From an optimization exercise on the open Yosys and OpenROAD flow, aimed at small area; shortcuts taken in it are not production practice. Function was checked by simulation only, so behaviour that the tests miss may differ from the original. No activity file was given, so power comes from the tool's default toggle rates.

## design/flow/constraint.sdc

```tcl
create_clock -name core_clock -period 8.0 [get_ports {CLK}]
set_input_delay 1.6000 -clock core_clock [delete_from_list [all_inputs] [get_ports {CLK}]]
set_output_delay 1.6000 -clock core_clock [all_outputs]
set_load 0.01 [all_outputs]
```

## design/flow/design.v

```verilog
module mux_reg(in, out, clk, ce, rst);
    parameter WIDTH = 18;
    parameter RSTTYPE = "SYNC";
    parameter REG = 0;
    input [WIDTH - 1 : 0] in;
    input   clk,
            ce,
            rst;
    output [WIDTH - 1 : 0] out;
    reg [WIDTH - 1 : 0] in_reg;
    generate
        if(REG == 1) begin
            if(RSTTYPE == "SYNC") begin
            always @(posedge clk) begin
                    if(rst)
                        in_reg <= 0;
                    else if(ce)
                        in_reg <= in;
                end
            end
            else if (RSTTYPE == "ASYNC") begin
                always @(posedge clk or posedge rst) begin
                    if(rst)
                        in_reg <= 0;
                    else if(ce)
                        in_reg <= in;
                end
            end
            assign out = in_reg;
        end
        else if (REG == 0)
           assign out = in;
    endgenerate
endmodule
module dsp48a1 #(
    parameter   A0REG = 0,
                A1REG = 1,
                B0REG = 0,
                B1REG = 1,
                CREG = 1,
                DREG = 1,
                MREG = 1,
                PREG = 1,
                CARRYINREG = 1,
                CARRYOUTREG = 1,
                OPMODEREG = 1,
                CARRYINSEL = "OPMODE5",
                B_INPUT = "DIRECT",
                RSTTYPE = "SYNC"
) (
    input [17 : 0]  A,
                    B,
                    D,
                    BCIN,
    input [7 : 0]   OPMODE,
    input [47 : 0]  C,
                    PCIN,
    input   CLK,
            CARRYIN,
            RSTA,
            RSTB,
            RSTM,
            RSTP,
            RSTC,
            RSTD,
            RSTCARRYIN,
            RSTOPMODE,
            CEA,
            CEB,
            CEM,
            CEP,
            CEC,
            CED,
            CECARRYIN,
            CEOPMODE,
    output  [17 : 0]    BCOUT,
    output  [47 : 0]    PCOUT,
                        P,
    output  [35 : 0]    M,
    output  CARRYOUT,
            CARRYOUTF 
);
    wire [17 : 0]   A0_out,
                    D_out,
                    B0_in,
                    B0_out,
                    B1_in,
                    A1_out,
                    B1_out;
    reg [17 : 0]    pre_adder_subtractor_out;
    reg [47 : 0]    x_out,
                    z_out;
    wire [47 : 0]   C_out,
                    post_adder_subtractor_out,
                    P_in;
    wire [35 : 0]   multiplier_out,
                    M_out;
    wire [7 : 0]    opmode_out;
    wire    CYI_in,
            CYI_out,
            CYO_in;
    mux_reg #(  .REG(A0REG),
                .RSTTYPE(RSTTYPE),
                .WIDTH(18)) A0_REG (
                    .in(A),
                    .out(A0_out),
                    .clk(CLK),
                    .ce(CEA),
                    .rst(RSTA)
                );
    mux_reg #(  .REG(DREG),
                .RSTTYPE(RSTTYPE),
                .WIDTH(18)) D_REG (
                    .in(D),
                    .out(D_out),
                    .clk(CLK),
                    .ce(CED),
                    .rst(RSTD)
                );
    generate
        if(B_INPUT == "DIRECT") begin
            assign B0_in = B;
        end
        else if (B_INPUT == "CASCADE") begin
            assign B0_in = BCIN;
        end
        else begin
            assign B0_in = 0;
        end
    endgenerate
    mux_reg #(  .REG(B0REG),
                .RSTTYPE(RSTTYPE),
                .WIDTH(18)) B0_REG (
                    .in(B0_in),
                    .out(B0_out),
                    .clk(CLK),
                    .ce(CEB),
                    .rst(RSTB)
                );
    mux_reg #(  .REG(OPMODEREG),
                .RSTTYPE(RSTTYPE),
                .WIDTH(8)) OPMODE_REG (
                    .in(OPMODE),
                    .out(opmode_out),
                    .clk(CLK),
                    .ce(CEOPMODE),
                    .rst(RSTOPMODE)
                );
    mux_reg #(  .REG(CREG),
                .RSTTYPE(RSTTYPE),
                .WIDTH(48)) C_REG (
                    .in(C),
                    .out(C_out),
                    .clk(CLK),
                    .ce(CEC),
                    .rst(RSTC)
                );
    always @(*) begin
        if(opmode_out[6])
            pre_adder_subtractor_out = D_out - B0_out;
        else
            pre_adder_subtractor_out = D_out + B0_out;
    end
    assign B1_in = (opmode_out[4]) ? pre_adder_subtractor_out : B0_out;
    mux_reg #(  .REG(A1REG),
                .RSTTYPE(RSTTYPE),
                .WIDTH(18)) A1_REG (
                    .in(A0_out),
                    .out(A1_out),
                    .clk(CLK),
                    .ce(CEA),
                    .rst(RSTA)
                );
    mux_reg #(  .REG(B1REG),
                .RSTTYPE(RSTTYPE),
                .WIDTH(18)) B1_REG (
                    .in(B1_in),
                    .out(B1_out),
                    .clk(CLK),
                    .ce(CEB),
                    .rst(RSTB)
                );
    assign BCOUT = B1_out;  
    assign multiplier_out = B1_out * A1_out;
    mux_reg #(  .REG(MREG),
                .RSTTYPE(RSTTYPE),
                .WIDTH(36)) M_REG (
                    .in(multiplier_out),
                    .out(M_out),
                    .clk(CLK),
                    .ce(CEM),
                    .rst(RSTM)
                );
    assign M = M_out;
    always @(*) begin
        case(opmode_out[1 : 0])
            2'b00: x_out = 0;
            2'b01: x_out = {12'b000000000000, M_out};
            2'b10: x_out = PCOUT;
            2'b11: x_out = {D_out[11:0], A1_out[17:0], B1_out[17:0]};
        endcase
    end
    always @(*) begin
        case(opmode_out[3 : 2])
            2'b00: z_out = 0;
            2'b01: z_out = PCIN;
            2'b10: z_out = PCOUT;
            2'b11: z_out = C_out;
        endcase
    end
    generate
        if(CARRYINSEL == "CARRYIN")
            assign CYI_in = CARRYIN;
        else if(CARRYINSEL == "OPMODE5")
            assign CYI_in = opmode_out[5];
    endgenerate
    mux_reg #(  .REG(CARRYINREG),
                .RSTTYPE(RSTTYPE),
                .WIDTH(1)) CYI_REG (
                    .in(CYI_in),
                    .out(CYI_out),
                    .clk(CLK),
                    .ce(CECARRYIN),
                    .rst(RSTCARRYIN)
                );
    assign {CYO_in, P_in} = (opmode_out[7]) ?
                            z_out - (x_out + CYI_out) :
                            x_out + z_out + CYI_out;
    mux_reg #(  .REG(PREG),
                .RSTTYPE(RSTTYPE),
                .WIDTH(48)) P_REG (
                    .in(P_in),
                    .out(P),
                    .clk(CLK),
                    .ce(CEP),
                    .rst(RSTP)
                );
    assign PCOUT = P;
    mux_reg #(  .REG(CARRYOUTREG),
                .RSTTYPE(RSTTYPE),
                .WIDTH(1)) CYO_REG (
                    .in(CYO_in),
                    .out(CARRYOUT),
                    .clk(CLK),
                    .ce(CECARRYIN),
                    .rst(RSTCARRYIN)
                );
    assign CARRYOUTF = CARRYOUT;
endmodule
```

## design/flow/run.sh

```bash
#!/bin/bash
# synth_recipe.tcl (not shown) runs the flow's synth.tcl, then flattens the netlist and writes it again
# the make line also repeats each setting of config.mk as NAME=value (left out here)
make -C /OpenROAD-flow-scripts/flow DESIGN_CONFIG=/design/flow/config.mk WORK_HOME=/design/flow/orfs CLKGATE_MAP_FILE= SYNTH_SCRIPT=/design/flow/synth_recipe.tcl finish
```

## design/flow/config.mk

```make
export PLATFORM = sky130hd
export DESIGN_NAME = dsp48a1
export DESIGN_NICKNAME = dsp48a1
export VERILOG_FILES = /design/flow/design.v
export SDC_FILE = /design/flow/constraint.sdc
export NUM_CORES = 4
export LEC_CHECK = 0
export CAP_MARGIN = 20
export CORE_MARGIN = 2
export CORE_UTILIZATION = 40
export SLEW_MARGIN = 20
```

cell_classes.png
Scale bar: 100 µm.
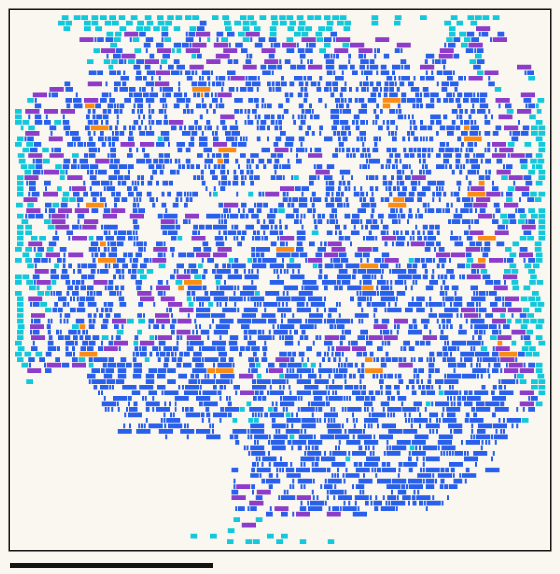
- clock drivers and dummy loads: orange (cells 32; share of their area 1.9%)
- other buffers and delay cells: cyan (cells 381; share of their area 12%)
- flops: purple (cells 196; share of their area 13%)
- all other logic: blue (cells 2,904; share of their area 73%)
final instance area: 31,800 µm²
core outline area: 68,300 µm²
FP Rows: 96

met2.png
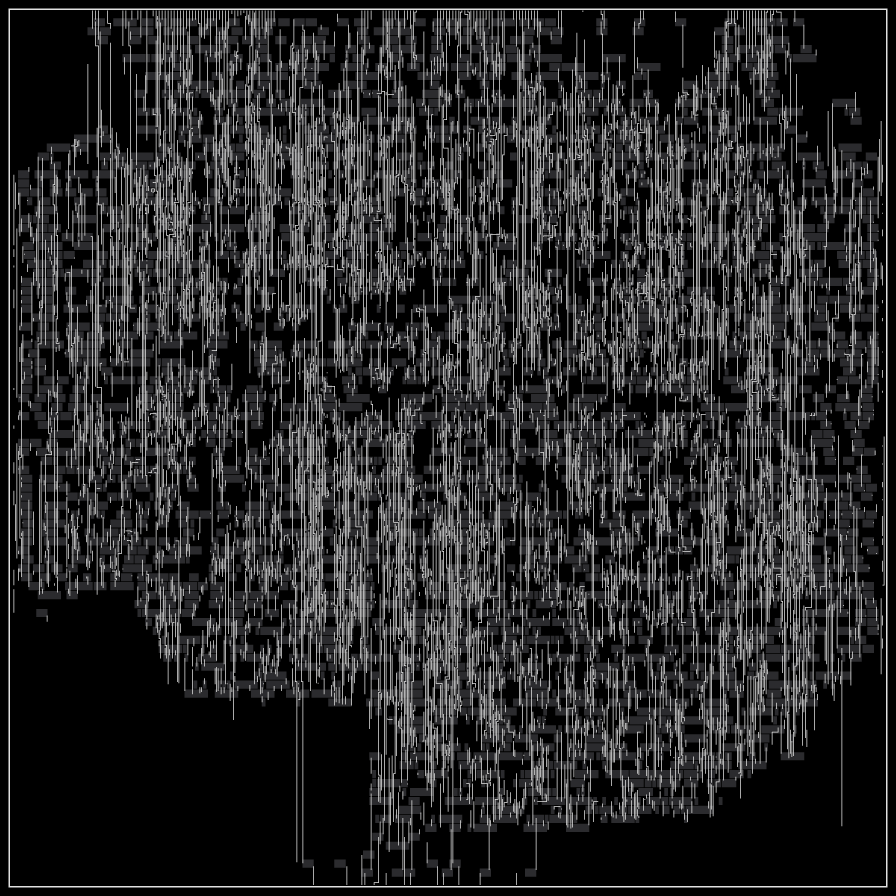
- longest straight run: 131 µm
- wire length on this layer: 39.6 mm
met2 GRT Util: 39.6%
routed wire length: 92,900 µm

-- cells in the final DEF, fill, tap and decap left out, drive strengths merged, types with 50 or more instances in the layout --
cell,n
fa,261
a21o,65
dfxtp,196
nand2,289
a211oi,51
xor2,50
o21ai,97
xnor2,89
and2,142
buf,61
a21oi,161
mux2i,148
inv,449
nor2,296
clkdlybuf4s50,320
ha,267
mux2,87
a22o,65
-- worst max path at each step --
stage                           start                to  slack (ns)  cells after the start
floorplan           B1_REG.in_reg[16]  M_REG.in_reg[34]        1.51                     23
global placement     A1_REG.in_reg[4]  M_REG.in_reg[34]        0.85                     22
detailed placement   A1_REG.in_reg[4]  M_REG.in_reg[34]        0.78                     22
CTS                  A1_REG.in_reg[4]  M_REG.in_reg[34]        0.75                     22
global route         A1_REG.in_reg[4]  M_REG.in_reg[34]        0.26                     22
finish               A1_REG.in_reg[4]  M_REG.in_reg[34]        0.66                     22
-- per-stage QoR --
step	utilization (%)	hold WS (ns)	power, µW
CTS	46.5	0.490	4440
global placement	45.7	0.467	3490
floorplan	-	0.454	2710
finish	46.5	0.492	4440
global route	46.5	0.512	4730
detailed placement	45.7	0.470	3500
==> flow_metrics.env <==
export IMPL_status="no timing/DRC/antenna violations"
export IMPL_path_max_fanout=20
export IMPL_r2r_slack_ns=0.66
export IMPL_dominant_cell_class="multi-input combinational cells"
export IMPL_taps=882
export IMPL_wl_per_cell_um=21.1
export IMPL_synth_flop_cell="dfxtp_1"
export IMPL_slowest_stage="dfxtp_1"
export IMPL_drt_iter0_markers=1952
export IMPL_cts_max_level=4
export IMPL_p_sw_share_pct=44.1
export IMPL_rsz0062_at_grt="no"
export IMPL_buffers=381
export IMPL_sh_seq_area_pct=12.4
export IMPL_p_sw_uw=1960
export IMPL_rr_startpoint="A1_REG.in_reg[4]"
export IMPL_clockRootBuffer="clkbuf_16"
export IMPL_path_clk_slew_ns=0.08
export IMPL_slew_headroom_pct=29.7
export IMPL_final_layout_size_suffix_gt1_share_pct=5.86
export IMPL_crit_path_start_kind="flop"
export IMPL_p_comb_uw=2280
export IMPL_placed_area_um2=31200
export IMPL_pg_seq_uw=1230
export IMPL_multi_input_cells=2460
export IMPL_reg2reg_to="M_REG.in_reg[34]"
export IMPL_vias=24108
export IMPL_synthSimpleGateAreaFrac_pct=15.6
export IMPL_clk_share_pct=1.83
export IMPL_setup_viol=0
export IMPL_synth_warnings=6
export IMPL_grt_total_usage_pct=26.3
export IMPL_worstMarginPinSlew_ns=1.06
export IMPL_critical_path_top_delay_family="adder cells"
export IMPL_buf_share_pct=11.5
export IMPL_worstPathRequired_ns=8.39
export IMPL_highest_layer="met4"
export IMPL_grt_busiest_layer="met2"
export IMPL_wl_met1_um=43600
export IMPL_clkSinkCount=196
export IMPL_rr_worst_depth=22
export IMPL_start_util_pct=40.2
export IMPL_fp_dieArea_um2=70900
export IMPL_cellLeakagePower_uw=0.0150
export IMPL_cts_buffers_inserted=17
export IMPL_routed_via_density=5.49
export IMPL_grt_max_degree=52
export IMPL_hold_class="reg -> reg"
export IMPL_synthArstFlopShare_pct=0
export IMPL_place_hpwl_um=73300
export IMPL_synthDistinctLibCells=80
export IMPL_grt_pass1_wl_um=143000
export IMPL_syn2layout_area_growth_pct=15.6
export IMPL_cts_resized_gates=0
export IMPL_path_cells="nand2_1, fa_1, fa_1, fa_1, inv_1, fa_1, fa_1, inv_1, fa_1, inv_1, ha_1, a21o_1, a21o_1, a21o_1, a2111oi_0, o21ai_0, buf_4, a221oi_1, o21ai_0, xor2_1, mux2i_1, nor2_1"
export IMPL_syn_avg_cell_area_um2=8.25
export IMPL_postSynthCellCount=3335
export IMPL_maxCapViolCount=0
export IMPL_slew_violations=0
export IMPL_globalRouteMet3Util_pct=4.85
export IMPL_ctsLongestPathBuffers=2
export IMPL_p_clk_uw=931
export IMPL_antenna_found_initial=3
export IMPL_place_ws_ns=0.780
export IMPL_crit_arrival_ns=7.73
export IMPL_place_congestion=0.955
export IMPL_die_y_um=266
export IMPL_grt_ovfl_total=0
export IMPL_port_buffers=326
export IMPL_finalSetupTns_ns=0
export IMPL_fillCellCount=6797
export IMPL_hold_viol=0
export IMPL_seqPwrFrac_pct=27.7
export IMPL_tritoncts="built"
export IMPL_endpoint_kind="flop"
export IMPL_intPower_uw=2480
export IMPL_synth_most_common_cell="inv_1"
export IMPL_ys_seq_elements=196
export IMPL_fp_dieW_um=266
export IMPL_hp_start="M_REG.in_reg[0]"
export IMPL_worst_path_most_repeated_cell="fa_1"
export IMPL_grt_util_met1_pct=37.9
export IMPL_fin_crit_ns=7.34
export IMPL_multi_input_area_um2=20900
export IMPL_synth_edf_count=0
export IMPL_wl_met3_um=7100
export IMPL_synth_compound_gate_area_share_pct=15.7
export IMPL_multi_input_area_share_pct=65.6
export IMPL_pin_count=346
export IMPL_synth_area_mux_share_pct=8.95
export IMPL_grt_pass1_vias=23626
export IMPL_peakVddDrop_mv=0.133
export IMPL_fin_crit_sh_pct=91.8
export IMPL_pwr_share_clk_pct=21.0
export IMPL_synth_top_area_share_pct=19.0
export IMPL_clockBufferCount=19
export IMPL_fmax_mhz=136

-- port drivers added, routing unchanged --
The results above use ideal ports. As a check the final layout listed here was re-extracted and re-timed, cells and wires unchanged. Step 1 assumes that a clkbuf_16 drives the clock port and a buf_2 every other input. Step 2 times the ports against the registers' clock, not the clock port: input delays grow and output delays shrink by t, the midpoint of the rising clock arrivals with the driver on. a / b / c = ideal / step 1 / step 2; a / b = the first two.
t, ns: 0.568
slack for setup (ns): 0.657 / 0.657 / 0.657
worst setup path after step 2: register to register
latest minus earliest clock arrival (ns): 0.022 / 0.022
After both steps setup and hold are still met in this run. For this run, drivers alone change the setup slack by 0.000 ns; drivers and shift together by 0.000 ns.
